This is an optimization exercise on Yosys and OpenROAD, whose aim is small area, a short achievable clock period and few clock cycles, not a production implementation. Function not checked in this run: the RTL went through the layout flow alone.

$ cat flow/config.mk
export PLATFORM = sky130hd
export DESIGN_NAME = top_set
export DESIGN_NICKNAME = top_set
export VERILOG_FILES = /design/flow/design.v
export SDC_FILE = /design/flow/constraint.sdc
export NUM_CORES = 4
export LEC_CHECK = 0
export CAP_MARGIN = 20
export CORE_MARGIN = 2
export CORE_UTILIZATION = 40
export SLEW_MARGIN = 20
$ cat flow/constraint.sdc
create_clock -name core_clock -period 7.0 [get_ports {clk}]
set_input_delay 1.4000 -clock core_clock [delete_from_list [all_inputs] [get_ports {clk}]]
set_output_delay 1.4000 -clock core_clock [all_outputs]
set_load 0.01 [all_outputs]
$ cat flow/design.v
`timescale 1ns/1ps 
module StreamController_1 (
  input  wire          ivalid,
  output wire          iready,
  output wire          ovalid,
  input  wire          oready,
  output wire          en_0,
  input  wire          clk,
  input  wire          resetn
);
  reg                 full_bit;
  assign iready = ((! full_bit) || oready);
  assign ovalid = full_bit;
  assign en_0 = (ivalid && ((! full_bit) || oready));
  always @(posedge clk or negedge resetn) begin
    if(!resetn) begin
      full_bit <= 1'b0;
    end else begin
      full_bit <= (ivalid || (full_bit && (! oready)));
    end
  end
endmodule
module plug_sc(
	input		ivalid,
	input		oready,
	input[3:0]	state,
	output reg	iready,
	output reg	ovalid
);
always@* begin
	case(state)
		'b0001: begin
			iready	= 'b1;
			ovalid	= 'b0;
		end
		'b0010: begin
			iready	= oready;
			ovalid	= ivalid;
		end
		'b0100: begin
			iready	= oready;
			ovalid	= 'b1;
		end
		default: begin
			iready	= 'b0;
			ovalid	= 'b0;
		end
	endcase
end
endmodule
module relu(
	input			clk,
	input			rst_n,
	input			en_1,
	input signed[7:0]	data_in,
	output reg[7:0]		data_out
);
always@(posedge clk or negedge rst_n)begin
	if(~rst_n) begin
		data_out	<= 'b0;
	end
	else begin
		if(en_1) begin
			if(data_in[7]) begin	 
				data_out	<= 'b0;
			end
			else begin		 
				data_out	<= data_in;
			end
		end
	end
end
endmodule
module ram8b #(
  parameter N = 64
)(
  input       clk,
  input       rst_n,
  input[10:0] a,     
  input[7:0]  d,     
  input       we,    
  input[10:0] dpra,  
  output[7:0] dpo    
);
  reg[8*(N+1)-1:0] mem;
  integer i;
  always @(posedge clk or negedge rst_n) begin
    if(~rst_n) begin
      mem <= 'b0;
    end
    else begin
      for(i = 0; i <= N; i = i + 1) begin
        if(we && (a == i)) mem[8*i +: 8] <= d;
      end
    end
  end
  assign dpo = (dpra <= N) ? mem[8*dpra +: 8] : 8'b0;
endmodule
module cntpix #(
	parameter N = 64
)(
	input			clk,
	input			rst_n,
	input			en_1,
	input			input_last,
	input			output_valid,
	input			output_ready,
	output reg[3:0]		state,
	output reg		output_last
);
reg[20:0]		cnt_pix;
reg			input_last_reg;
reg[3:0]		last_state;
always@(posedge clk or negedge rst_n) begin
	if(~rst_n) begin
		cnt_pix	<= 'd0;
	end
	else begin
		if(state[1] || state[0]) begin
			if(en_1) begin
				cnt_pix	<= cnt_pix + 'd1;
			end
		end
		else if(state[2]) begin
			cnt_pix	<= cnt_pix + 'd1;
		end
	end
end
always@* begin
	if(cnt_pix < (N + 2)) begin					 
		state	= 'b0001;
	end
	else if((cnt_pix >= (N + 2)) && (cnt_pix < ((N + 1) * N - 1))) begin	 
		state	= 'b0010;
	end
	else if((cnt_pix >= ((N + 1) * N - 1)) && (cnt_pix < ((N + 1) * N + 5))) begin	 
		state	= 'b0100;
	end
	else if(cnt_pix >= ((N + 1) * N + 5))begin				 
		state	= 'b1000;
	end
	else begin
		state	= 'b0000;
	end
end
always@(posedge clk or negedge rst_n) begin
	if(~rst_n) begin
		last_state	<= 'b0;
	end
	else begin
		last_state	<= state;
	end
end
always@(posedge clk or negedge rst_n) begin
	if(~rst_n) begin
		output_last	<= 'b0;
	end
	else begin
		if(output_last == 'b0) begin
			if((last_state == 'b0100) && (state == 'b1000)) begin
				output_last	<= 'b1;
			end
		end
		else begin
			if(output_valid && output_ready) begin
				output_last	<= 'b0;
			end
		end
	end
end
endmodule
module window #(
	parameter N = 64
)(
	input			clk,
	input			rst_n,
	input			en_1,
	input[3:0]		state,
	input[7:0]		pix_in,
	input[7:0]		ram1_rdata,
	input[7:0]		ram2_rdata,
	output[7:0]		ram1_wdata,
	output reg[10:0]	ram1_waddr,
	output reg[10:0]	ram1_raddr,
	output reg[7:0]		ram2_wdata,
	output[10:0]		ram2_waddr,
	output[10:0]		ram2_raddr,
	output			win_ram_wen,
	output reg[13:0]	pix_00,
	output reg[13:0]	pix_01,
	output reg[13:0]	pix_02,
	output reg[13:0]	pix_10,
	output reg[13:0]	pix_11,
	output reg[13:0]	pix_12,
	output reg[13:0]	pix_20,
	output reg[13:0]	pix_21,
	output reg[13:0]	pix_22,
	output reg		en_window,
	output			not_ready,
	output			not_valid
);
wire			write0;
reg[7:0]		ram1_rdata_dly1;
reg[7:0]		ram2_rdata_dly1;
assign write0 = (ram2_waddr == N) ? 'b1 : 'b0;
assign not_ready = write0;
assign not_valid = (ram2_raddr == 'd2) ? 'b1 : 'b0;
always@(posedge clk) begin
	ram1_rdata_dly1	<= ram1_rdata;
	ram2_rdata_dly1	<= ram2_rdata;
end
always@* begin
	case(state)
		'b0001:		en_window = en_1 || write0;
		'b0010:		en_window = en_1 || write0;
		'b0100:		en_window = 'b1;
		'b1000: 	en_window = 'b0;
		default:	en_window = 'b0;
	endcase
end
always@(posedge clk or negedge rst_n) begin
	if(~rst_n) begin
		pix_00	<= 'b0;
		pix_01	<= 'b0;
		pix_02	<= 'b0;
		pix_10	<= 'b0;
		pix_11	<= 'b0;
		pix_12	<= 'b0;
		pix_20	<= 'b0;
		pix_21	<= 'b0;
		pix_22	<= 'b0;
	end
	else begin
		if(en_window) begin
			pix_00	<= pix_01;
			pix_01	<= pix_02;
			pix_02	<= ram1_rdata_dly1;
			pix_10	<= pix_11;
			pix_11	<= pix_12;
			pix_12	<= ram2_rdata_dly1;
			pix_20	<= pix_21;
			pix_21	<= pix_22;
			pix_22	<= write0 ? 'b0 : pix_in;
		end
	end
end
always@(posedge clk or negedge rst_n) begin
	if(~rst_n) begin
		ram1_waddr	<= 'd0;
		ram1_raddr	<= 'd1;
	end
	else begin
		if(en_window) begin
			if(ram1_waddr < N) begin
				ram1_waddr	<= ram1_waddr + 1;
			end
			else begin
				ram1_waddr	<= 'b0;
			end
			if(ram1_raddr < N) begin
				ram1_raddr	<= ram1_raddr + 1;
			end
			else begin
				ram1_raddr	<= 'b0;
			end
		end
	end
end
assign ram1_wdata = ram2_rdata_dly1;
always@* begin
	if(state[0] || state[1]) begin
		if(~write0) begin
			ram2_wdata	= pix_in;
		end
		else begin
			ram2_wdata	= 'b0;
		end
	end
	else begin
		ram2_wdata	= 'b0;
	end
end
assign ram2_waddr = ram1_waddr;
assign ram2_raddr = ram1_raddr;
assign win_ram_wen = en_window;
endmodule
module conv(
	input			clk,
	input			rst_n,
	input			en_1,
	input			en_2,
	input			en_3,
	input			en_4,
	input			en_5,
	input[3:0]		state,
	input[7:0]		pix_00,		 
	input[7:0]		pix_01,
	input[7:0]		pix_02,
	input[7:0]		pix_10,
	input[7:0]		pix_11,
	input[7:0]		pix_12,
	input[7:0]		pix_20,
	input[7:0]		pix_21,
	input[7:0]		pix_22,
	input signed[7:0]	coe_00_in,	 
	input signed[7:0]	coe_01_in,
	input signed[7:0]	coe_02_in,
	input signed[7:0]	coe_10_in,
	input signed[7:0]	coe_11_in,
	input signed[7:0]	coe_12_in,
	input signed[7:0]	coe_20_in,
	input signed[7:0]	coe_21_in,
	input signed[7:0]	coe_22_in,
	output signed[7:0]	conv_out
);
reg signed[7:0]		coe_00;
reg signed[7:0]		coe_01;
reg signed[7:0]		coe_02;
reg signed[7:0]		coe_10;
reg signed[7:0]		coe_11;
reg signed[7:0]		coe_12;
reg signed[7:0]		coe_20;
reg signed[7:0]		coe_21;
reg signed[7:0]		coe_22;
reg signed[16:0]	prod00;
reg signed[16:0]	prod01;
reg signed[16:0]	prod02;
reg signed[16:0]	prod10;
reg signed[16:0]	prod11;
reg signed[16:0]	prod12;
reg signed[16:0]	prod20;
reg signed[16:0]	prod21;
reg signed[16:0]	prod22;
reg signed[20:0]	sum_temp200;
reg signed[20:0]	sum_temp122;
reg signed[20:0]	sum_temp121;
reg signed[20:0]	sum_temp112;
reg signed[20:0]	sum_temp111;
reg signed[20:0]	sum_temp20;
reg signed[20:0]	sum_temp12;
reg signed[20:0]	sum_temp11;
reg signed[20:0]	sum_temp2;
reg signed[20:0]	sum_temp1;
reg signed[20:0]	sum;
always@(posedge clk or negedge rst_n) begin
	if(~rst_n) begin
		coe_00	<= 'b0;
		coe_01	<= 'b0;
		coe_02	<= 'b0;
		coe_10	<= 'b0;
		coe_11	<= 'b0;
		coe_12	<= 'b0;
		coe_20	<= 'b0;
		coe_21	<= 'b0;
		coe_22	<= 'b0;
	end
	else begin
		coe_00	<= coe_00_in;
		coe_01	<= coe_01_in;
		coe_02	<= coe_02_in;
		coe_10	<= coe_10_in;
		coe_11	<= coe_11_in;
		coe_12	<= coe_12_in;
		coe_20	<= coe_20_in;
		coe_21	<= coe_21_in;
		coe_22	<= coe_22_in;
	end
end
always@(posedge clk or negedge rst_n) begin
	if(~rst_n) begin
		prod00		<= 'b0;
		prod01		<= 'b0;
		prod02		<= 'b0;
		prod10		<= 'b0;
		prod11		<= 'b0;
		prod12		<= 'b0;
		prod20		<= 'b0;
		prod21		<= 'b0;
		prod22		<= 'b0;
		sum		<= 'b0;
		sum_temp1	<= 'b0;
		sum_temp2	<= 'b0;
		sum_temp11	<= 'b0;
		sum_temp12	<= 'b0;
		sum_temp20	<= 'b0;
		sum_temp111	<= 'b0;
		sum_temp112	<= 'b0;
		sum_temp121	<= 'b0;
		sum_temp122	<= 'b0;
		sum_temp200	<= 'b0;
	end
	else begin
		if(en_1) begin
			prod00		<= $signed({1'b0, pix_00}) * coe_00;
			prod01		<= $signed({1'b0, pix_01}) * coe_01;
			prod02		<= $signed({1'b0, pix_02}) * coe_02;
			prod10		<= $signed({1'b0, pix_10}) * coe_10;
			prod11		<= $signed({1'b0, pix_11}) * coe_11;
			prod12		<= $signed({1'b0, pix_12}) * coe_12;
			prod20		<= $signed({1'b0, pix_20}) * coe_20;
			prod21		<= $signed({1'b0, pix_21}) * coe_21;
			prod22		<= $signed({1'b0, pix_22}) * coe_22;
		end
		if(en_5) begin
			sum		<= sum_temp1 + sum_temp2;
		end
		if(en_4) begin
			sum_temp1	<= sum_temp11 + sum_temp12;
			sum_temp2	<= sum_temp20;
		end
		if(en_3) begin
			sum_temp11	<= sum_temp111 + sum_temp112;
			sum_temp12	<= sum_temp121 + sum_temp122;
			sum_temp20	<= sum_temp200;
		end
		if(en_2) begin
			sum_temp111	<= prod00 + prod01;
			sum_temp112	<= prod02 + prod10;
			sum_temp121	<= prod11 + prod12;
			sum_temp122	<= prod20 + prod21;
			sum_temp200	<= prod22;
		end
	end
end
assign conv_out = $signed({sum[20], sum[13:7]});
endmodule
module top_set #(
	parameter N = 64	 
)(
	input			clk,
	input			rst_n,
	input[7:0]		input_axi_data,
	input			input_axi_keep,
	input			input_axi_last,
	input			input_axi_valid,
	input			output_axi_ready,
	input signed[7:0]	coe_00_in,
	input signed[7:0]	coe_01_in,
	input signed[7:0]	coe_02_in,
	input signed[7:0]	coe_10_in,
	input signed[7:0]	coe_11_in,
	input signed[7:0]	coe_12_in,
	input signed[7:0]	coe_20_in,
	input signed[7:0]	coe_21_in,
	input signed[7:0]	coe_22_in,
	output			input_axi_ready,
	output[7:0]		output_axi_data,
	output			output_axi_valid,
	output			output_axi_last,
	output			output_axi_keep,
	output			sc1_window_en
);
wire[3:0]		state;
wire[7:0]		win_ram1_rdata;
wire[7:0]		win_ram2_rdata;
wire[7:0]		win_ram1_wdata;
wire[10:0]		win_ram1_waddr;
wire[10:0]		win_ram1_raddr;
wire[7:0]		win_ram2_wdata;
wire[10:0]		win_ram2_waddr;
wire[10:0]		win_ram2_raddr;
wire[7:0]		pix_00;
wire[7:0]		pix_01;
wire[7:0]		pix_02;
wire[7:0]		pix_10;
wire[7:0]		pix_11;
wire[7:0]		pix_12;
wire[7:0]		pix_20;
wire[7:0]		pix_21;
wire[7:0]		pix_22;
wire[7:0]		conv_out;
assign output_axi_keep = 1;
cntpix #(.N(N))	u_cntpix(
	.clk		(clk			),
	.rst_n		(rst_n			),
	.en_1		(sc1_window_en		),
	.input_last	(input_axi_last		),
	.output_valid	(output_axi_valid	),
	.output_ready	(output_axi_ready	),
	.state		(state			),
	.output_last	(output_axi_last	)
);
StreamController_1	u1_sc_window(
	.ivalid		(input_axi_valid	),
	.iready		(input_axi_ready	),
	.ovalid		(sc1_window_ovalid	),
	.oready		(sc1_window_oready && (~win_not_ready)	),
	.en_0		(sc1_window_en		),
	.clk		(clk			),
	.resetn		(rst_n			)
);
plug_sc			u_plug_sc(
	.ivalid		(sc1_window_ovalid	),
	.oready		(sc1_conv_iready	),
	.state		(state			),
	.iready		(sc1_window_oready	),
	.ovalid		(sc1_conv_ivalid	)
);
window #(.N(N))	u_window(
	.clk		(clk			),
	.rst_n		(rst_n			),
	.en_1		(sc1_window_en		),
	.state		(state			),
	.pix_in		(input_axi_data		),
	.ram1_rdata	(win_ram1_rdata		),
	.ram2_rdata	(win_ram2_rdata		),
	.ram1_wdata	(win_ram1_wdata		),
	.ram1_waddr	(win_ram1_waddr		),
	.ram1_raddr	(win_ram1_raddr		),
	.ram2_wdata	(win_ram2_wdata		),
	.ram2_waddr	(win_ram2_waddr		),
	.ram2_raddr	(win_ram2_raddr		),
	.win_ram_wen	(win_ram_wen		),
	.pix_00		(pix_00			),
	.pix_01		(pix_01			),
	.pix_02		(pix_02			),
	.pix_10		(pix_10			),
	.pix_11		(pix_11			),
	.pix_12		(pix_12			),
	.pix_20		(pix_20			),
	.pix_21		(pix_21			),
	.pix_22		(pix_22			),
	.en_window	(en_window		),
	.not_ready	(win_not_ready		),
	.not_valid	(win_not_valid		)
);
ram8b #(.N(N))	u1_ram8b(
	.a		(win_ram1_waddr		),
	.d		(win_ram1_wdata		),
	.dpra		(win_ram1_raddr		),
	.clk		(clk			),
	.rst_n		(rst_n			),
	.we		(win_ram_wen		),
	.dpo		(win_ram1_rdata		)
);
ram8b #(.N(N))	u2_ram8b(
	.a		(win_ram2_waddr		),
	.d		(win_ram2_wdata		),
	.dpra		(win_ram2_raddr		),
	.clk		(clk			),
	.rst_n		(rst_n			),
	.we		(win_ram_wen		),
	.dpo		(win_ram2_rdata		)
);
StreamController_1	u1_sc_conv(
	.ivalid		(sc1_conv_ivalid && (~win_not_valid)	),
	.iready		(sc1_conv_iready	),
	.ovalid		(sc1_conv_ovalid	),
	.oready		(sc1_conv_oready	),
	.en_0		(sc1_conv_en		),
	.clk		(clk			),
	.resetn		(rst_n			)
);
StreamController_1	u2_sc_conv(
	.ivalid		(sc1_conv_ovalid	),
	.iready		(sc1_conv_oready	),
	.ovalid		(sc2_conv_ovalid	),
	.oready		(sc2_conv_oready	),
	.en_0		(sc2_conv_en		),
	.clk		(clk			),
	.resetn		(rst_n			)
);
StreamController_1	u3_sc_conv(
	.ivalid		(sc2_conv_ovalid	),
	.iready		(sc2_conv_oready	),
	.ovalid		(sc3_conv_ovalid	),
	.oready		(sc3_conv_oready	),
	.en_0		(sc3_conv_en		),
	.clk		(clk			),
	.resetn		(rst_n			)
);
StreamController_1	u4_sc_conv(
	.ivalid		(sc3_conv_ovalid	),
	.iready		(sc3_conv_oready	),
	.ovalid		(sc4_conv_ovalid	),
	.oready		(sc4_conv_oready	),
	.en_0		(sc4_conv_en		),
	.clk		(clk			),
	.resetn		(rst_n			)
);
StreamController_1	u5_sc_conv(
	.ivalid		(sc4_conv_ovalid	),
	.iready		(sc4_conv_oready	),
	.ovalid		(sc5_conv_ovalid	),
	.oready		(sc5_conv_oready	),
	.en_0		(sc5_conv_en		),
	.clk		(clk			),
	.resetn		(rst_n			)
);
conv			u_conv(
	.clk		(clk			),
	.rst_n		(rst_n			),
	.en_1		(sc1_conv_en		),
	.en_2		(sc2_conv_en		),
	.en_3		(sc3_conv_en		),
	.en_4		(sc4_conv_en		),
	.en_5		(sc5_conv_en		),
	.state		(state			),
	.pix_00		(pix_00			),
	.pix_01		(pix_01			),
	.pix_02		(pix_02			),
	.pix_10		(pix_10			),
	.pix_11		(pix_11			),
	.pix_12		(pix_12			),
	.pix_20		(pix_20			),
	.pix_21		(pix_21			),
	.pix_22		(pix_22			),
	.coe_00_in	(coe_00_in		),
	.coe_01_in	(coe_01_in		),
	.coe_02_in	(coe_02_in		),
	.coe_10_in	(coe_10_in		),
	.coe_11_in	(coe_11_in		),
	.coe_12_in	(coe_12_in		),
	.coe_20_in	(coe_20_in		),
	.coe_21_in	(coe_21_in		),
	.coe_22_in	(coe_22_in		),
	.conv_out	(conv_out		)
);
StreamController_1	u1_sc_relu(
	.ivalid		(sc5_conv_ovalid	),
	.iready		(sc5_conv_oready	),
	.ovalid		(output_axi_valid	),
	.oready		(output_axi_ready	),
	.en_0		(sc1_relu_en		),
	.clk		(clk			),
	.resetn		(rst_n			)
);
relu			u_relu(
	.clk		(clk			),
	.rst_n		(rst_n			),
	.en_1		(sc1_relu_en		),
	.data_in	(conv_out		),
	.data_out	(output_axi_data	)
);
endmodule
$ cat flow/run.sh
#!/bin/bash
# synth_recipe.tcl (not shown) runs the flow's synth.tcl, then flattens the netlist and writes it again
# the make line also repeats each setting of config.mk as NAME=value (left out here)
make -C /OpenROAD-flow-scripts/flow DESIGN_CONFIG=/design/flow/config.mk WORK_HOME=/design/flow/orfs CLKGATE_MAP_FILE= SYNTH_SCRIPT=/design/flow/synth_recipe.tcl finish
Fig. 1: met1 routing
Cells faint in the background.
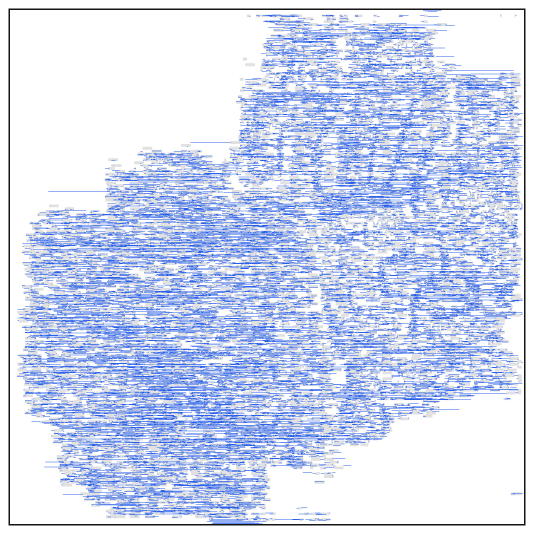
8,609 nets have wire on it. The wires run mostly horizontal. The longest straight run is 105 um. The layer holds 43% of the routed length.
via count: 60,400
drt total wl: 233,600 um
GR Layer Usage met1: 26.37%

Fig. 2: metal 2
The bar under the picture is 100 um long.
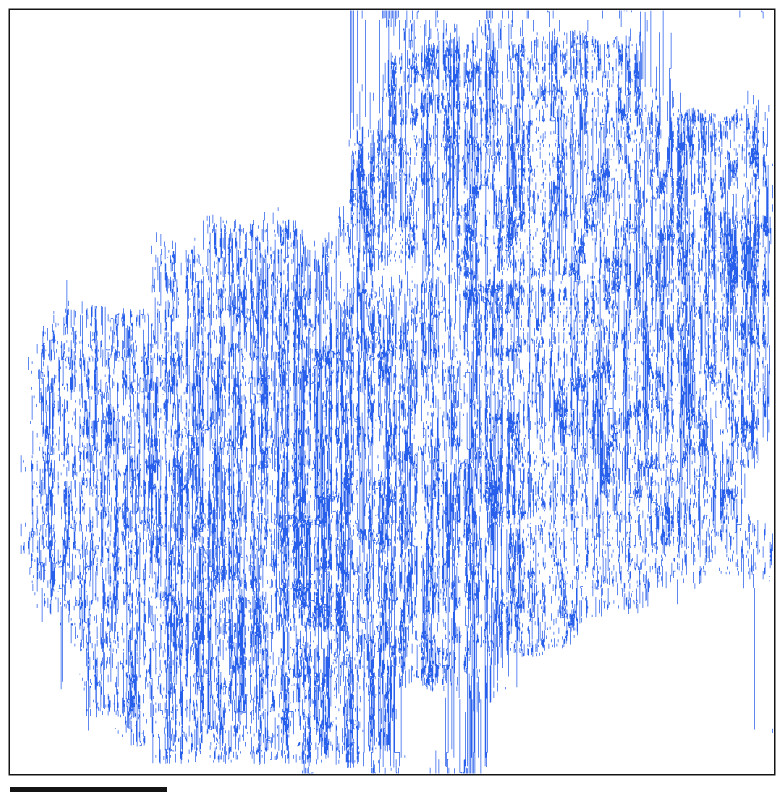
The layer holds 49% of the routed length. The wires run mostly vertical.
M2 GR Usage: 33.78%

Fig. 3: met3 routing
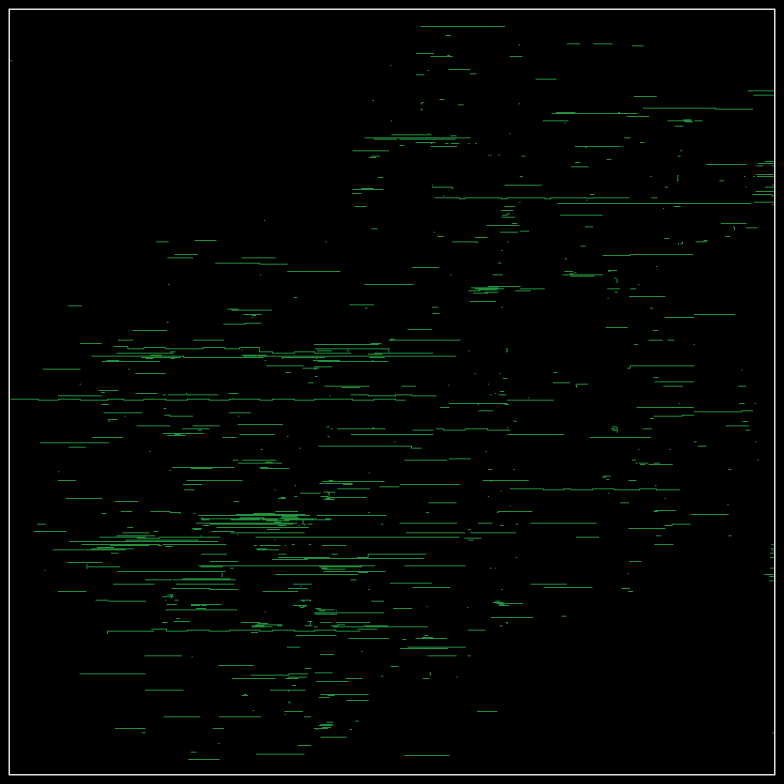
The wires run mostly horizontal. The layer carries 9,380 um of wire.
grt met3 use: 2.633%

Fig. 4: signal wires on met4
The bar under the picture is 100 um long.
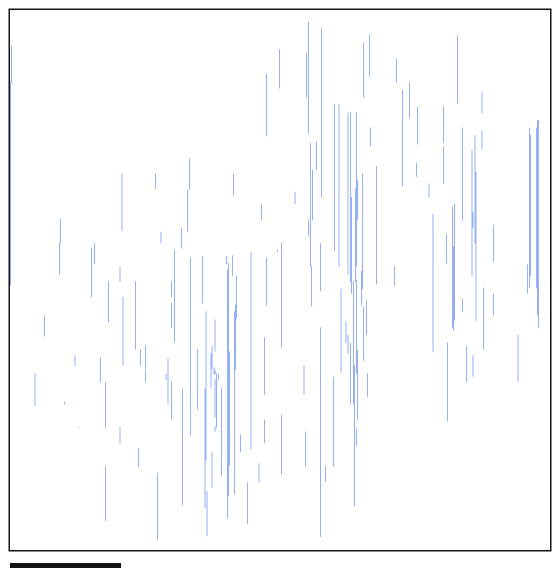
The layer carries 8,760 um of wire. The longest straight run is 224 um.

==> metrics.cfg <==
[run_status]
status = finished clean

[critical_path]
cp-end-kind = output pin
start_kind = primary input
cp_common_cell = clkdlybuf4s50_1
rrSetupSlack_ps = 1880
path_buf_inv = 2
crit_arrival_ps = 4160
required_ps = 5600
max_stage_delay_ps = 500
regToRegStartpoint = u_window.pix_01[5]
critical_path_class = primary input to output pin
reg2reg_depth = 15

[power]
ir_worst_vdd_mv = 0.2609
switching_share_pct = 22.58
clockPowerShare_pct = 49.9
comb-power_w = 0.000490
leakage_nw = 49.57
clk-power_w = 0.00983
powerSeq_w = 0.00939
p_int_w = 0.01526
seqPwrFrac_pct = 47.6

[worst_hold_path]
hold_path_class = flip-flop to flip-flop
hold_depth = 0
min-delay-start = u_cntpix.cnt_pix[14]
whs_endpoint = u_cntpix.cnt_pix[14]

[cells_and_area]
largestClassByArea = multi-input gates
n_all_inverters = 540
final_util_pct = 44.59
n_sequential_cell = 1609
multi_input_comb_cells = 5575
seq_share_pct = 39.15
area_delta_synth_final_pct = 10.71
instances_no_fill = 11310
clkCellAreaFrac_pct = 6.079
largestRegisters = u1_ram8b.mem x520, u2_ram8b.mem x520
final_net_count = 9093
design_area_sq_um = 102700
buffers = 224

[drt]
wl_per_cell_um = 20.65
drc = 0
ant_nets = 0
top_layer_used = met5
firstDrtPassIters = 7

[yosys]
synth.yosys.seq_area_share_pct = 43.31
synth-edff-count = 0
yosysUniqueCellTypes = 80
synth_common_cells = 1,592 x dfrtp_1, 1,440 x nand2_1, 708 x o21ai_0, 540 x inv_1, 539 x ha_1
yosysMostFrequentCell = dfrtp_1
yosysTopAreaCell = dfrtp_1
muxShareOfSynthArea_pct = 16.57
synth_cells = 8258
ys_warn_count = 40
synth_compound_area_share_pct = 7.085
synth-simple-area-share_pct = 11.79
synth_top_area_share_pct = 42.94

[timing]
finalCriticalPeriod_ps = 5557
slew_headroom_pct = 23.60
timing.final.crit_share_pct = 79.39
tightest_slew_ps = 1146
rsz0062_at_grt = false
setup_viol = 0
fmax_ghz = 0.1800
slew_viol_final = 0

[flow_run]
maxCapViolCount = 0

[clocking]
htreeDepth = 4
postCtsResizedCells = 0
cts_root_buf = clkbuf_16
max-clock-path-buffers = 3
clk_latency_ps = 850
cts_buffers = 178
cts_setup_buffers = 0

[global_routing]
grt_use_total_pct = 20.03
grt_pass1_vias = 62780
grt_pass1_wl_um = 370600
overflow = 0

[die]
fp.dieW_um = 485.6
tap_cells = 3026
rows = 176
die_h_um = 485.6

[placement]
gp_congestion = 0.8577
place_inst = 10970
dpl_cell_area_sq_um = 96350

-- port drivers added, routing unchanged --
The results above use ideal ports. As a check the final layout listed here was re-extracted and re-timed, cells and wires unchanged.
Step 1 (the two cells are an assumption about what drives the block):
set clk [get_ports {clk}]
set_driving_cell -lib_cell sky130_fd_sc_hd__clkbuf_16 $clk
set_driving_cell -lib_cell sky130_fd_sc_hd__buf_2 [delete_from_list [all_inputs] $clk]
Step 2, shift: input delay + t, output delay - t, t = (earliest + latest rising clock arrival at the registers) / 2. This alone moves slack from input paths to output paths.
Three values: no drivers, after step 1, after step 2; two values: the first two.
shift t [ns]: 0.908
setup slack, ns: 1.443 / 1.394 / 1.394
worst hold slack (ns): 0.370 / 0.370 / 0.370
cell pins on the clock port's net: 1
After both steps this run still meets setup and hold. For this run, drivers alone change the setup slack by -0.049 ns; drivers and shift together by -0.049 ns.
